This is an optimization exercise on Yosys and OpenROAD, whose aim is small area and a short achievable clock period, not a production implementation.
Not every run is shown, and edits may drop behaviour that the tests do not exercise.
No functional check of the RTL was part of any run shown here.

==> run_1/wire_density.png <==
(1 px per um) 21 x 21 tiles, from dark blue (low) to red (high), scaled to the fullest tile. Values are wire area over tile area, all layers added.
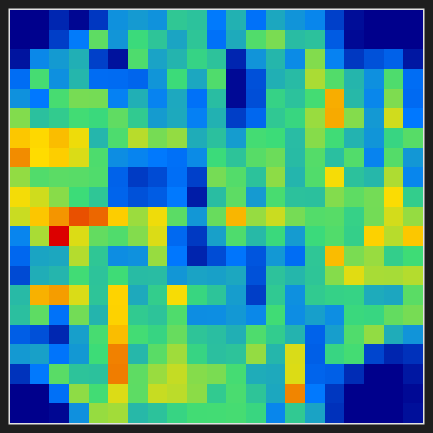
==> run_1/clock_map.png <==
(1 px per um)
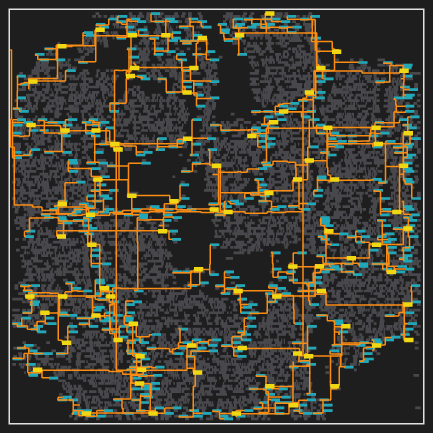
==> run_1/metal_stack.png <==
(1.5 px per um) Two of the layers only.
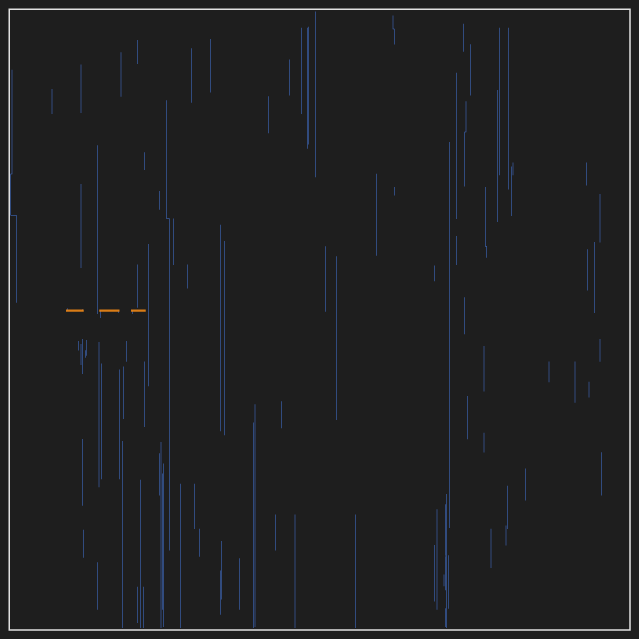
==> flow/config.mk <==
export PLATFORM = sky130hd
export DESIGN_NAME = systolic_array
export DESIGN_NICKNAME = systolic_array
export VERILOG_FILES = /design/flow/design.v
export SDC_FILE = /design/flow/constraint.sdc
export NUM_CORES = 4
export LEC_CHECK = 0
export CAP_MARGIN = 20
export CORE_MARGIN = 2
export CORE_UTILIZATION = 40
export SLEW_MARGIN = 20
==> flow/constraint.sdc <==
create_clock -name core_clock -period 8.0 [get_ports {clk}]
set_input_delay 1.6000 -clock core_clock [delete_from_list [all_inputs] [get_ports {clk}]]
set_output_delay 1.6000 -clock core_clock [all_outputs]
set_load 0.01 [all_outputs]
==> flow/design.v <==
module processing_element #(
    parameter DATA_WIDTH = 8,               
    parameter ACCUMULATOR_WIDTH = 24        
) (
    input  wire                         clk,
    input  wire                         rst_n,
    input  wire                         enable,
    input  wire [DATA_WIDTH-1:0]        a_in,    
    input  wire [DATA_WIDTH-1:0]        b_in,    
    output reg  [DATA_WIDTH-1:0]        a_out,   
    output reg  [DATA_WIDTH-1:0]        b_out,   
    output wire [ACCUMULATOR_WIDTH-1:0] c_out    
);
    reg [ACCUMULATOR_WIDTH-1:0] accumulator;
    assign c_out = accumulator;
    always @(posedge clk or negedge rst_n) begin
        if (!rst_n) begin
            a_out <= 0;
            b_out <= 0;
        end else if (enable) begin
            a_out <= a_in;
            b_out <= b_in;
        end
    end
    always @(posedge clk or negedge rst_n) begin
        if (!rst_n) begin
            accumulator <= 0;
        end else if (enable) begin
            accumulator <= accumulator + (a_in * b_in);
        end
    end
endmodule
module systolic_array #(
    parameter DATA_WIDTH = 8,               
    parameter ARRAY_SIZE = 4,               
    parameter ACCUMULATOR_WIDTH = 24        
) (
    input  wire                            clk,
    input  wire                            rst_n,
    input  wire                            enable,
    input  wire [ARRAY_SIZE*DATA_WIDTH-1:0]           a_inputs,  
    input  wire [ARRAY_SIZE*DATA_WIDTH-1:0]           b_inputs,  
    output wire [ARRAY_SIZE*ARRAY_SIZE*ACCUMULATOR_WIDTH-1:0] c_outputs,  
    output wire                            computation_done             
);
    wire [DATA_WIDTH-1:0] a_connections [0:ARRAY_SIZE-1][0:ARRAY_SIZE];
    wire [DATA_WIDTH-1:0] b_connections [0:ARRAY_SIZE][0:ARRAY_SIZE-1];
    reg [$clog2(2*ARRAY_SIZE):0] counter;
    assign computation_done = (counter >= (2*ARRAY_SIZE + 1));
    always @(posedge clk or negedge rst_n) begin
        if (!rst_n) begin
            counter <= 0;
        end else if (enable) begin
            if (counter <= (2*ARRAY_SIZE + 1))
                counter <= counter + 1;
        end
    end
    genvar i, j;
    generate
        for (i = 0; i < ARRAY_SIZE; i = i + 1) begin
            assign a_connections[i][0] = a_inputs[i*DATA_WIDTH +: DATA_WIDTH];
            assign b_connections[0][i] = b_inputs[i*DATA_WIDTH +: DATA_WIDTH];
        end
    endgenerate
    generate
        for (i = 0; i < ARRAY_SIZE; i = i + 1) begin
            for (j = 0; j < ARRAY_SIZE; j = j + 1) begin
                processing_element #(
                    .DATA_WIDTH(DATA_WIDTH),
                    .ACCUMULATOR_WIDTH(ACCUMULATOR_WIDTH)
                ) pe_inst (
                    .clk(clk),
                    .rst_n(rst_n),
                    .enable(enable),
                    .a_in(a_connections[i][j]),
                    .b_in(b_connections[i][j]),
                    .a_out(a_connections[i][j+1]),
                    .b_out(b_connections[i+1][j]),
                    .c_out(c_outputs[(i*ARRAY_SIZE+j)*ACCUMULATOR_WIDTH +: ACCUMULATOR_WIDTH])
                );
            end
        end
    endgenerate
endmodule
==> flow/run.sh <==
#!/bin/bash
# synth_recipe.tcl (not shown) runs the flow's synth.tcl, then flattens the netlist and writes it again
# the make line also repeats each setting of config.mk as NAME=value (left out here)
make -C /OpenROAD-flow-scripts/flow DESIGN_CONFIG=/design/flow/config.mk WORK_HOME=/design/flow/orfs CLKGATE_MAP_FILE= SYNTH_SCRIPT=/design/flow/synth_recipe.tcl finish
==> results.py, run 1 <==
metrics = {
    "yosys": {
        "async_flop_share_pct": 100,
        "synth_seq_area_share_pct": 21.7,
        "synth_cells": 6889,
        "synth-edff-count": 0,
        "synth_compound_area_share_pct": 9.95,
        "post-synth-top-count-cell": "inv_1",
        "synthTopCellsByArea": "dfrtp_1 (22%), fa_1 (18%), ha_1 (16%), and2_1 (8.3%), mux2_2 (6.5%)",
        "synth_fa_ha_area_share_pct": 33.9,
        "synth.area.mux_share_pct": 6.51,
        "netlist.area_leader.share_pct": 21.7,
        "synth_top_family_by_area": "adder cells",
        "synth_seq_cells": 580,
    },
    "sta": {
        "max_slew_margin_pct": 39.0,
        "tns_ns": 0,
        "fin_crit_sh_pct": 87.2,
        "fin_crit_ns": 6.98,
    },
    "placed_design": {
        "io_buffers": 451,
        "dp_hpwl_um": 134000,
        "dp.cells": 9482,
        "gp_congestion": 0.877,
    },
    "clocking": {
        "cts_tree": "yes",
        "htree_levels": 3,
        "cts.sinks": 580,
    },
    "floorplanning": {
        "io_pins": 452,
        "initial_core_util_pct": 40.1,
        "die_w_um": 413,
        "fp-row-count": 150,
        "dieArea_um2": 170000,
    },
    "cells_and_area": {
        "sh_seq_area_pct": 18.8,
        "multi_input_area_share_pct": 63.0,
        "largest_cell_class": "multi-input gates",
        "fillers": 15800,
        "num-nonclk-buffers": 474,
        "seq_cells": 580,
        "mostFrequentLayoutCells": "inv_1 (909), and2_1 (883), ha_1 (867)",
        "instances_no_fill": 9643,
    },
    "global_routing": {
        "use_met1_pct": 26.1,
        "grt_max_degree": 135,
        "grt_antenna_before_repair": 10,
        "grt_busiest_layer": "met2",
    },
    "routing": {
        "firstDrtPassIters": 5,
        "top_layer": "met5",
        "wl_met3_um": 8740,
    },
    "run_status": {
        "status": "no timing/DRC/antenna violations",
    },
    "worst_setup_path": {
        "critPathBufInv": 3,
        "worst_path_dominant_cell_family": "adder cells",
        "cp-end-kind": "flop",
        "critPathLaunch": "a_inputs[11]",
        "cp-endpoint": "genblk2[1].genblk1[0].pe_inst.accumulator[18]",
    },
    "hold_path": {
        "hold_depth": 1,
        "worstHoldStart": "genblk2[1].genblk1[1].pe_inst.accumulator[23]",
    },
}
Notes on wire_density.png above:
fullest tile = 0.38
emptiest ninth of the die = south-east
nearly empty tiles = 6.3%
DR WL/cell: 17.6 um
WL final: 169000 um
gr usage total: 20.0%
vias: 49900

Notes on clock_map.png above:
yellow -> cells driving clock nets  # count 85
cyan -> flip-flops  # count 580
orange -> clock wires  # length 12000 um
flops lie = all over the die
Worst-Skew Late Latency: 0.73 ns
Final Skew: 0.0388 ns

Notes on metal_stack.png above:
blue -> met4  # wire length 5290 um
orange -> met5  # wire length 30.4 um

-- run 1: worst reg2reg max path, stage by stage, from the launching register on --
cell and delay (ns):
dfrtp_1 0.52, and2_1 0.26, fa_1 0.45, fa_1 0.49, inv_1 0.05, fa_1 0.48
fa_1 0.49, inv_1 0.04, ha_1 0.31, a21oi_1 0.22, o21bai_1 0.11, a21oi_1 0.28
o21bai_1 0.10, a21oi_1 0.19, xnor2_1 0.19, ha_1 0.33, or3_1 0.40, o21ai_0 0.09
a211oi_1 0.07, a311oi_1 0.42, nor2b_1 0.14, o211ai_1 0.27, a21oi_1 0.13, xor2_1 0.15
-- run 1: stage by stage --
step | util (%) | cell area [um2]
floorplan | - | 66900
global placement | 44.4 | 74000
detailed placement | 44.4 | 74000
CTS | 46.2 | 77100
global route | 46.3 | 77100
finish | 46.3 | 77100
-- run 1: state kept, by name, summed over array words and instances, names as in the netlist --
| name | flops |
|---|---|
| genblk2.genblk1.pe_inst.b_out | 96 |
| genblk2.genblk1.pe_inst.accumulator | 384 |
| genblk2.genblk1.pe_inst.a_out | 96 |
| counter | 4 |
==> run_1/final_clocks.png <==
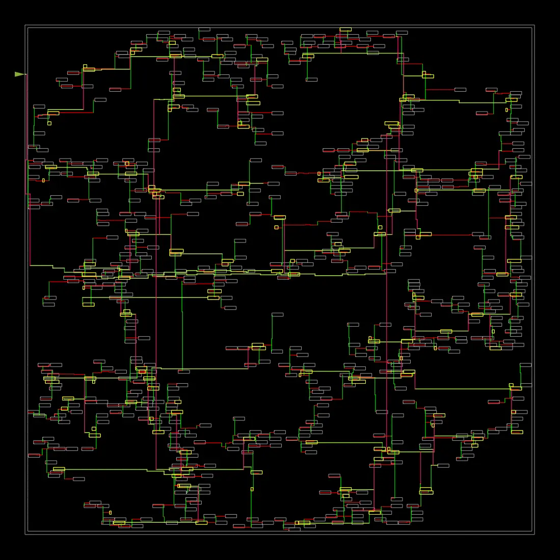

## Run 2: files that changed since run 1, shown whole
==> flow/design.v <==
module pe_mac (
    input  wire [7:0]  a,
    input  wire [7:0]  b,
    input  wire [23:0] acc,
    output wire [23:0] y
);
  wire pp0_0, pp0_1, pp0_2, pp0_3, pp0_4, pp0_5, pp0_6, pp0_7;
  assign pp0_0 = a[0] & b[0];
  assign pp0_1 = a[0] & b[1];
  assign pp0_2 = a[0] & b[2];
  assign pp0_3 = a[0] & b[3];
  assign pp0_4 = a[0] & b[4];
  assign pp0_5 = a[0] & b[5];
  assign pp0_6 = a[0] & b[6];
  assign pp0_7 = a[0] & b[7];
  wire pp1_0, pp1_1, pp1_2, pp1_3, pp1_4, pp1_5, pp1_6, pp1_7;
  assign pp1_0 = a[1] & b[0];
  assign pp1_1 = a[1] & b[1];
  assign pp1_2 = a[1] & b[2];
  assign pp1_3 = a[1] & b[3];
  assign pp1_4 = a[1] & b[4];
  assign pp1_5 = a[1] & b[5];
  assign pp1_6 = a[1] & b[6];
  assign pp1_7 = a[1] & b[7];
  wire pp2_0, pp2_1, pp2_2, pp2_3, pp2_4, pp2_5, pp2_6, pp2_7;
  assign pp2_0 = a[2] & b[0];
  assign pp2_1 = a[2] & b[1];
  assign pp2_2 = a[2] & b[2];
  assign pp2_3 = a[2] & b[3];
  assign pp2_4 = a[2] & b[4];
  assign pp2_5 = a[2] & b[5];
  assign pp2_6 = a[2] & b[6];
  assign pp2_7 = a[2] & b[7];
  wire pp3_0, pp3_1, pp3_2, pp3_3, pp3_4, pp3_5, pp3_6, pp3_7;
  assign pp3_0 = a[3] & b[0];
  assign pp3_1 = a[3] & b[1];
  assign pp3_2 = a[3] & b[2];
  assign pp3_3 = a[3] & b[3];
  assign pp3_4 = a[3] & b[4];
  assign pp3_5 = a[3] & b[5];
  assign pp3_6 = a[3] & b[6];
  assign pp3_7 = a[3] & b[7];
  wire pp4_0, pp4_1, pp4_2, pp4_3, pp4_4, pp4_5, pp4_6, pp4_7;
  assign pp4_0 = a[4] & b[0];
  assign pp4_1 = a[4] & b[1];
  assign pp4_2 = a[4] & b[2];
  assign pp4_3 = a[4] & b[3];
  assign pp4_4 = a[4] & b[4];
  assign pp4_5 = a[4] & b[5];
  assign pp4_6 = a[4] & b[6];
  assign pp4_7 = a[4] & b[7];
  wire pp5_0, pp5_1, pp5_2, pp5_3, pp5_4, pp5_5, pp5_6, pp5_7;
  assign pp5_0 = a[5] & b[0];
  assign pp5_1 = a[5] & b[1];
  assign pp5_2 = a[5] & b[2];
  assign pp5_3 = a[5] & b[3];
  assign pp5_4 = a[5] & b[4];
  assign pp5_5 = a[5] & b[5];
  assign pp5_6 = a[5] & b[6];
  assign pp5_7 = a[5] & b[7];
  wire pp6_0, pp6_1, pp6_2, pp6_3, pp6_4, pp6_5, pp6_6, pp6_7;
  assign pp6_0 = a[6] & b[0];
  assign pp6_1 = a[6] & b[1];
  assign pp6_2 = a[6] & b[2];
  assign pp6_3 = a[6] & b[3];
  assign pp6_4 = a[6] & b[4];
  assign pp6_5 = a[6] & b[5];
  assign pp6_6 = a[6] & b[6];
  assign pp6_7 = a[6] & b[7];
  wire pp7_0, pp7_1, pp7_2, pp7_3, pp7_4, pp7_5, pp7_6, pp7_7;
  assign pp7_0 = a[7] & b[0];
  assign pp7_1 = a[7] & b[1];
  assign pp7_2 = a[7] & b[2];
  assign pp7_3 = a[7] & b[3];
  assign pp7_4 = a[7] & b[4];
  assign pp7_5 = a[7] & b[5];
  assign pp7_6 = a[7] & b[6];
  assign pp7_7 = a[7] & b[7];
  wire s0, c0, s1, c1, s2, c2, s3, c3, s4, c4, s5, c5, s6, c6, s7, c7;
  wire s8, c8, s9, c9, s10, c10, s11, c11, s12, c12, s13, c13, s14, c14, s15, c15;
  wire s16, c16, s17, c17, s18, c18, s19, c19, s20, c20, s21, c21, s22, c22, s23, c23;
  wire s24, c24, s25, c25, s26, c26, s27, c27, s28, c28, s29, c29, s30, c30, s31, c31;
  wire s32, c32, s33, c33, s34, c34, s35, c35, s36, c36, s37, c37, s38, c38, s39, c39;
  wire s40, c40, s41, c41, s42, c42, s43, c43, s44, c44, s45, c45, s46, c46, s47, c47;
  wire s48, c48, s49, c49, s50, c50, s51, c51, s52, c52, s53, c53, s54, c54, s55, c55;
  assign s0 = acc[1] ^ pp0_1 ^ pp1_0;
  assign c0 = (acc[1] & pp0_1) | (acc[1] & pp1_0) | (pp0_1 & pp1_0);
  assign s1 = acc[2] ^ pp0_2 ^ pp1_1;
  assign c1 = (acc[2] & pp0_2) | (acc[2] & pp1_1) | (pp0_2 & pp1_1);
  assign s2 = pp2_0 ^ c0 ^ s1;
  assign c2 = (pp2_0 & c0) | (pp2_0 & s1) | (c0 & s1);
  assign s3 = acc[3] ^ pp0_3 ^ pp1_2;
  assign c3 = (acc[3] & pp0_3) | (acc[3] & pp1_2) | (pp0_3 & pp1_2);
  assign s4 = pp2_1 ^ pp3_0 ^ c1;
  assign c4 = (pp2_1 & pp3_0) | (pp2_1 & c1) | (pp3_0 & c1);
  assign s5 = s3 ^ s4 ^ c2;
  assign c5 = (s3 & s4) | (s3 & c2) | (s4 & c2);
  assign s6 = acc[4] ^ pp0_4 ^ pp1_3;
  assign c6 = (acc[4] & pp0_4) | (acc[4] & pp1_3) | (pp0_4 & pp1_3);
  assign s7 = pp2_2 ^ pp3_1 ^ pp4_0;
  assign c7 = (pp2_2 & pp3_1) | (pp2_2 & pp4_0) | (pp3_1 & pp4_0);
  assign s8 = c3 ^ s6 ^ s7;
  assign c8 = (c3 & s6) | (c3 & s7) | (s6 & s7);
  assign s9 = c4 ^ s8 ^ c5;
  assign c9 = (c4 & s8) | (c4 & c5) | (s8 & c5);
  assign s10 = acc[5] ^ pp0_5 ^ pp1_4;
  assign c10 = (acc[5] & pp0_5) | (acc[5] & pp1_4) | (pp0_5 & pp1_4);
  assign s11 = pp2_3 ^ pp3_2 ^ pp4_1;
  assign c11 = (pp2_3 & pp3_2) | (pp2_3 & pp4_1) | (pp3_2 & pp4_1);
  assign s12 = pp5_0 ^ c6 ^ c7;
  assign c12 = (pp5_0 & c6) | (pp5_0 & c7) | (c6 & c7);
  assign s13 = s10 ^ s11 ^ s12;
  assign c13 = (s10 & s11) | (s10 & s12) | (s11 & s12);
  assign s14 = c8 ^ s13 ^ c9;
  assign c14 = (c8 & s13) | (c8 & c9) | (s13 & c9);
  assign s15 = acc[6] ^ pp0_6 ^ pp1_5;
  assign c15 = (acc[6] & pp0_6) | (acc[6] & pp1_5) | (pp0_6 & pp1_5);
  assign s16 = pp2_4 ^ pp3_3 ^ pp4_2;
  assign c16 = (pp2_4 & pp3_3) | (pp2_4 & pp4_2) | (pp3_3 & pp4_2);
  assign s17 = pp5_1 ^ pp6_0 ^ c10;
  assign c17 = (pp5_1 & pp6_0) | (pp5_1 & c10) | (pp6_0 & c10);
  assign s18 = c11 ^ s15 ^ s16;
  assign c18 = (c11 & s15) | (c11 & s16) | (s15 & s16);
  assign s19 = c12 ^ s17 ^ s18;
  assign c19 = (c12 & s17) | (c12 & s18) | (s17 & s18);
  assign s20 = c13 ^ s19 ^ c14;
  assign c20 = (c13 & s19) | (c13 & c14) | (s19 & c14);
  assign s21 = acc[7] ^ pp0_7 ^ pp1_6;
  assign c21 = (acc[7] & pp0_7) | (acc[7] & pp1_6) | (pp0_7 & pp1_6);
  assign s22 = pp2_5 ^ pp3_4 ^ pp4_3;
  assign c22 = (pp2_5 & pp3_4) | (pp2_5 & pp4_3) | (pp3_4 & pp4_3);
  assign s23 = pp5_2 ^ pp6_1 ^ pp7_0;
  assign c23 = (pp5_2 & pp6_1) | (pp5_2 & pp7_0) | (pp6_1 & pp7_0);
  assign s24 = c15 ^ c16 ^ s21;
  assign c24 = (c15 & c16) | (c15 & s21) | (c16 & s21);
  assign s25 = s22 ^ s23 ^ c17;
  assign c25 = (s22 & s23) | (s22 & c17) | (s23 & c17);
  assign s26 = c18 ^ s24 ^ s25;
  assign c26 = (c18 & s24) | (c18 & s25) | (s24 & s25);
  assign s27 = c19 ^ s26 ^ c20;
  assign c27 = (c19 & s26) | (c19 & c20) | (s26 & c20);
  assign s28 = acc[8] ^ pp1_7 ^ pp2_6;
  assign c28 = (acc[8] & pp1_7) | (acc[8] & pp2_6) | (pp1_7 & pp2_6);
  assign s29 = pp3_5 ^ pp4_4 ^ pp5_3;
  assign c29 = (pp3_5 & pp4_4) | (pp3_5 & pp5_3) | (pp4_4 & pp5_3);
  assign s30 = pp6_2 ^ pp7_1 ^ c21;
  assign c30 = (pp6_2 & pp7_1) | (pp6_2 & c21) | (pp7_1 & c21);
  assign s31 = c22 ^ c23 ^ s28;
  assign c31 = (c22 & c23) | (c22 & s28) | (c23 & s28);
  assign s32 = s29 ^ s30 ^ c24;
  assign c32 = (s29 & s30) | (s29 & c24) | (s30 & c24);
  assign s33 = s31 ^ c25 ^ s32;
  assign c33 = (s31 & c25) | (s31 & s32) | (c25 & s32);
  assign s34 = c26 ^ s33 ^ c27;
  assign c34 = (c26 & s33) | (c26 & c27) | (s33 & c27);
  assign s35 = acc[9] ^ pp2_7 ^ pp3_6;
  assign c35 = (acc[9] & pp2_7) | (acc[9] & pp3_6) | (pp2_7 & pp3_6);
  assign s36 = pp4_5 ^ pp5_4 ^ pp6_3;
  assign c36 = (pp4_5 & pp5_4) | (pp4_5 & pp6_3) | (pp5_4 & pp6_3);
  assign s37 = pp7_2 ^ c28 ^ c29;
  assign c37 = (pp7_2 & c28) | (pp7_2 & c29) | (c28 & c29);
  assign s38 = s35 ^ s36 ^ c30;
  assign c38 = (s35 & s36) | (s35 & c30) | (s36 & c30);
  assign s39 = s37 ^ c31 ^ c32;
  assign c39 = (s37 & c31) | (s37 & c32) | (c31 & c32);
  assign s40 = s38 ^ c33 ^ s39;
  assign c40 = (s38 & c33) | (s38 & s39) | (c33 & s39);
  assign s41 = acc[10] ^ pp3_7 ^ pp4_6;
  assign c41 = (acc[10] & pp3_7) | (acc[10] & pp4_6) | (pp3_7 & pp4_6);
  assign s42 = pp5_5 ^ pp6_4 ^ pp7_3;
  assign c42 = (pp5_5 & pp6_4) | (pp5_5 & pp7_3) | (pp6_4 & pp7_3);
  assign s43 = c35 ^ c36 ^ s41;
  assign c43 = (c35 & c36) | (c35 & s41) | (c36 & s41);
  assign s44 = s42 ^ c37 ^ s43;
  assign c44 = (s42 & c37) | (s42 & s43) | (c37 & s43);
  assign s45 = c38 ^ s44 ^ c39;
  assign c45 = (c38 & s44) | (c38 & c39) | (s44 & c39);
  assign s46 = acc[11] ^ pp4_7 ^ pp5_6;
  assign c46 = (acc[11] & pp4_7) | (acc[11] & pp5_6) | (pp4_7 & pp5_6);
  assign s47 = pp6_5 ^ pp7_4 ^ c41;
  assign c47 = (pp6_5 & pp7_4) | (pp6_5 & c41) | (pp7_4 & c41);
  assign s48 = c42 ^ s46 ^ s47;
  assign c48 = (c42 & s46) | (c42 & s47) | (s46 & s47);
  assign s49 = c43 ^ c44 ^ s48;
  assign c49 = (c43 & c44) | (c43 & s48) | (c44 & s48);
  assign s50 = acc[12] ^ pp5_7 ^ pp6_6;
  assign c50 = (acc[12] & pp5_7) | (acc[12] & pp6_6) | (pp5_7 & pp6_6);
  assign s51 = pp7_5 ^ c46 ^ s50;
  assign c51 = (pp7_5 & c46) | (pp7_5 & s50) | (c46 & s50);
  assign s52 = c47 ^ s51 ^ c48;
  assign c52 = (c47 & s51) | (c47 & c48) | (s51 & c48);
  assign s53 = acc[13] ^ pp6_7 ^ pp7_6;
  assign c53 = (acc[13] & pp6_7) | (acc[13] & pp7_6) | (pp6_7 & pp7_6);
  assign s54 = c50 ^ s53 ^ c51;
  assign c54 = (c50 & s53) | (c50 & c51) | (s53 & c51);
  assign s55 = acc[14] ^ pp7_7 ^ c53;
  assign c55 = (acc[14] & pp7_7) | (acc[14] & c53) | (pp7_7 & c53);
  wire [23:0] r0 = {acc[23], acc[22], acc[21], acc[20], acc[19], acc[18], acc[17], acc[16], acc[15], c54, c52, c49, c45, c40, c34, s34, s27, s20, s14, s9, s5, s2, s0, pp0_0};
  wire [23:0] r1 = {1'b0, 1'b0, 1'b0, 1'b0, 1'b0, 1'b0, 1'b0, 1'b0, c55, s55, s54, s52, s49, s45, s40, 1'b0, 1'b0, 1'b0, 1'b0, 1'b0, 1'b0, 1'b0, 1'b0, acc[0]};
  assign y = r0 + r1;
endmodule
module systolic_array #(
    parameter DATA_WIDTH = 8,
    parameter ARRAY_SIZE = 4,
    parameter ACCUMULATOR_WIDTH = 24
) (
    input  wire                            clk,
    input  wire                            rst_n,
    input  wire                            enable,
    input  wire [ARRAY_SIZE*DATA_WIDTH-1:0]           a_inputs,
    input  wire [ARRAY_SIZE*DATA_WIDTH-1:0]           b_inputs,
    output wire [ARRAY_SIZE*ARRAY_SIZE*ACCUMULATOR_WIDTH-1:0] c_outputs,
    output wire                            computation_done
);
    reg [3:0] counter;
    assign computation_done = (counter >= 4'd9);
    always @(posedge clk or negedge rst_n) begin
        if (!rst_n)
            counter <= 4'd0;
        else if (enable && counter <= 4'd9)
            counter <= counter + 4'd1;
    end
    wire [7:0] a_op [0:3][0:3];
    wire [7:0] b_op [0:3][0:3];
    genvar i, j;
    generate
        for (i = 0; i < 4; i = i + 1) begin : row
            for (j = 0; j < 4; j = j + 1) begin : col
                reg  [23:0] acc;
                wire [23:0] acc_next;
                if (j == 0) begin : a_edge
                    assign a_op[i][j] = a_inputs[i*8 +: 8];
                end else begin : a_int
                    assign a_op[i][j] = row[i].col[j-1].a_reg;
                end
                if (i == 0) begin : b_edge
                    assign b_op[i][j] = b_inputs[j*8 +: 8];
                end else begin : b_int
                    assign b_op[i][j] = row[i-1].col[j].b_reg;
                end
                reg [7:0] a_reg;
                reg [7:0] b_reg;
                if (j < 3) begin : a_keep
                    always @(posedge clk or negedge rst_n) begin
                        if (!rst_n)
                            a_reg <= 8'd0;
                        else if (enable)
                            a_reg <= a_op[i][j];
                    end
                end
                if (i < 3) begin : b_keep
                    always @(posedge clk or negedge rst_n) begin
                        if (!rst_n)
                            b_reg <= 8'd0;
                        else if (enable)
                            b_reg <= b_op[i][j];
                    end
                end
                pe_mac mac (
                    .a(a_op[i][j]),
                    .b(b_op[i][j] & {8{enable}}),
                    .acc(acc),
                    .y(acc_next)
                );
                always @(posedge clk or negedge rst_n) begin
                    if (!rst_n)
                        acc <= 24'd0;
                    else
                        acc <= acc_next;
                end
                assign c_outputs[(i*4+j)*24 +: 24] = acc;
            end
        end
    endgenerate
endmodule
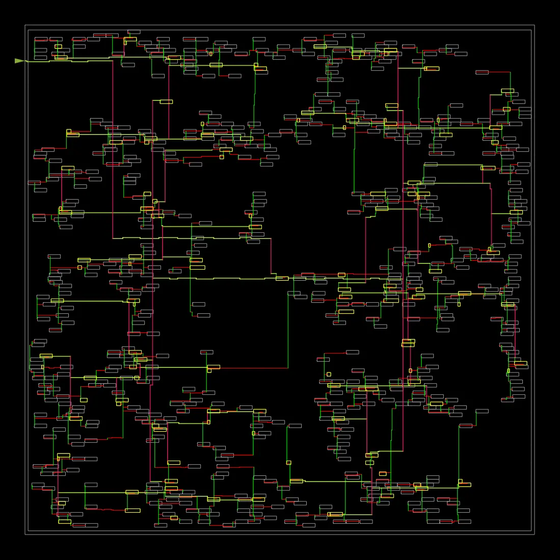
(run_2/final_clocks.png)
Final Skew: 0.0283 ns
clk sinks: 580
final sequential cell count: 580
Worst-Skew Late Latency: 0.68 ns

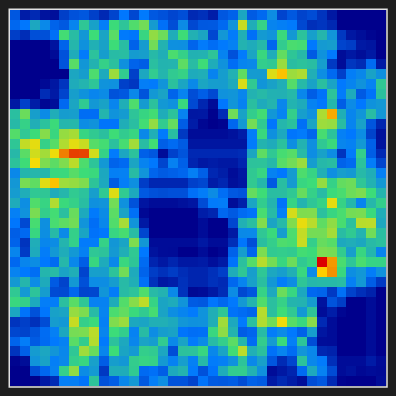
(run_2/wire_density.png)
(1 px per um) 38 x 38 tiles, from dark blue (low) to red (high), scaled to the fullest tile. Values are wire area over tile area, all layers added.
tiles over half the peak = 13%
emptiest ninth of the die = center
fullest tile = 0.56
mean over tiles = 0.17
nearly empty tiles = 7.3%
DR WL/cell: 19.4 um
gr usage total: 21.8%

==> results.py, run 2 <==
metrics = {
    "worst_setup_path": {
        "critPathBufInv": 4,
        "path_cells": "clkdlybuf4s50_1, and2_1, nand2_1, fa_1, inv_1, fa_1, fa_1, fa_1, fa_1, fa_1, fa_1, inv_1, fa_1, inv_1, ha_1, nor2b_1, nand3_1, nor4_1, o41ai_2, nor3b_1, xor2_1",
        "ff2ff_setup_slack_ns": 1.62,
        "cp-end-kind": "flop",
        "worst_path_dominant_cell_family": "adder cells",
    },
    "run_status": {
        "status": "no timing/DRC/antenna violations",
    },
    "floorplanning": {
        "initial_core_util_pct": 40.3,
        "die_h_um": 376,
        "fp-row-count": 136,
        "dieArea_um2": 142000,
        "die_w_um": 376,
    },
    "yosys": {
        "post-synth-top-count-cell": "inv_1",
        "synthTopCellsByArea": "fa_1 (32%), dfrtp_1 (26%), inv_1 (8.3%), and3_1 (6.8%), nand3_1 (4.0%)",
        "synth_top_family_by_area": "adder cells",
        "synth_compound_area_share_pct": 3.17,
        "synth_seq_cells": 580,
        "synth_seq_area_share_pct": 26.2,
        "synth_cells": 5465,
        "async_flop_share_pct": 100,
        "synth-edff-count": 0,
        "netlist.area_leader.share_pct": 32.3,
    },
    "placed_design": {
        "dp.cells": 7545,
        "dp_hpwl_um": 115000,
        "io_buffers": 451,
        "gp_congestion": 0.865,
        "place_area_um2": 62000,
    },
    "hold_path": {
        "hold_depth": 1,
        "worstHoldStart": "row[0].col[1].acc[23]",
    },
    "routing": {
        "wl_met3_um": 10000,
        "wl_um": 149000,
        "top_layer": "met5",
        "firstDrtPassIters": 5,
    },
    "cells_and_area": {
        "final_util_pct": 47.0,
        "stdcell_area_um2": 64600,
        "instances_no_fill": 7686,
    },
    "sta": {
        "fin_crit_ns": 7.16,
        "fin_crit_sh_pct": 89.5,
        "max_slew_margin_pct": 37.9,
        "tns_ns": 0,
        "fmax_mhz": 140,
    },
    "global_routing": {
        "grt_antenna_before_repair": 10,
        "use_met1_pct": 29.3,
        "grt_busiest_layer": "met2",
    },
    "clocking": {
        "root_buffer": "clkbuf_16",
        "htree_levels": 3,
        "cts_tree": "yes",
    },
}
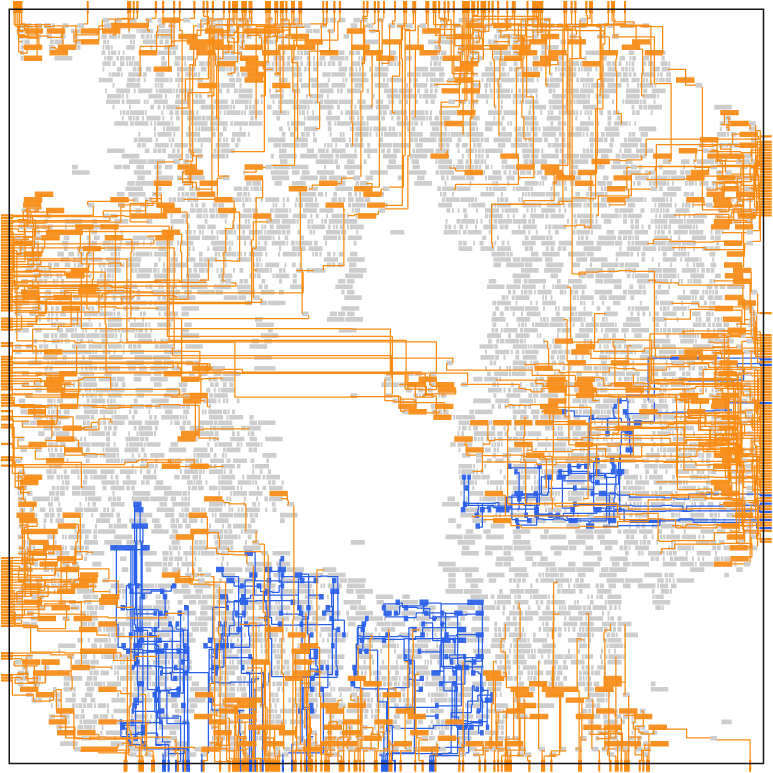
(run_2/port_nets.png)
(2 px per um)
orange -> c_outputs  # bits 384, direction output, edge 102 west, 97 east, 96 north, 89 south, end cells 384, buffers 384, wire 29.5 mm
blue -> b_inputs  # bits 32, direction input, edge 24 south, 8 east, end cells 279, buffers 44, wire 6280 um

## run 2: cell types whose count changed in the layout (fill, tap and decap cells not counted), sizes merged, moves of 140 or more
cell	delta
a21oi	-297
and2	-857
ha	-720
mux2	-194
fa	+304
nand3	+334
inv	+313
and3	+548
xnor2	-140
nand2	-159
## run 2: layout make-up
type	instances	area, um2
fill	12800	72900
multi-input combinational	3419	35400
sequential	580	14500
timing repair buffer	525	5180
inverter	1227	4610
tap	1794	2240
clock buffer	106	2230
clock inverter	32	348
antenna	3	7.51
## run 2: how the worst max path moves through the flow
stage                       from               endpoint  slack (ns)  cells after the start
floorplan                 enable  row[0].col[2].acc[20]        0.16                     23
global placement          enable  row[2].col[1].acc[18]        0.26                     19
detailed placement  b_inputs[25]  row[0].col[3].acc[23]        0.16                     21
CTS                       enable  row[2].col[1].acc[22]        0.91                     19
global route        b_inputs[25]  row[0].col[3].acc[23]        0.57                     21
finish              b_inputs[25]  row[0].col[3].acc[23]        0.84                     21

re-timing with driven ports:
The flow's constraints put no driver on any port. The routed layouts listed below were extracted and timed again, unchanged, in two steps. Step 1, drivers: a clkbuf_16 drives clk and a buf_2 each remaining input, both assumed. Step 2, shift: input delay + t, output delay - t, t = (earliest + latest rising clock arrival at the registers) / 2. This alone moves slack from input paths to output paths. Three values: no drivers, after step 1, after step 2; two values: the first two.
run | t, ns | setup WS [ns] | cell pins on the clock port's net
run 1 | 0.791 | 1.023 / 1.058 / 0.266 | 1
run 2 | 0.748 | 0.838 / 0.886 / 0.138 | 1
After both steps setup and hold are still met in every run listed. The setup slack of run 1, which loses most, moves by +0.035 ns with the drivers and by -0.757 ns with both steps.
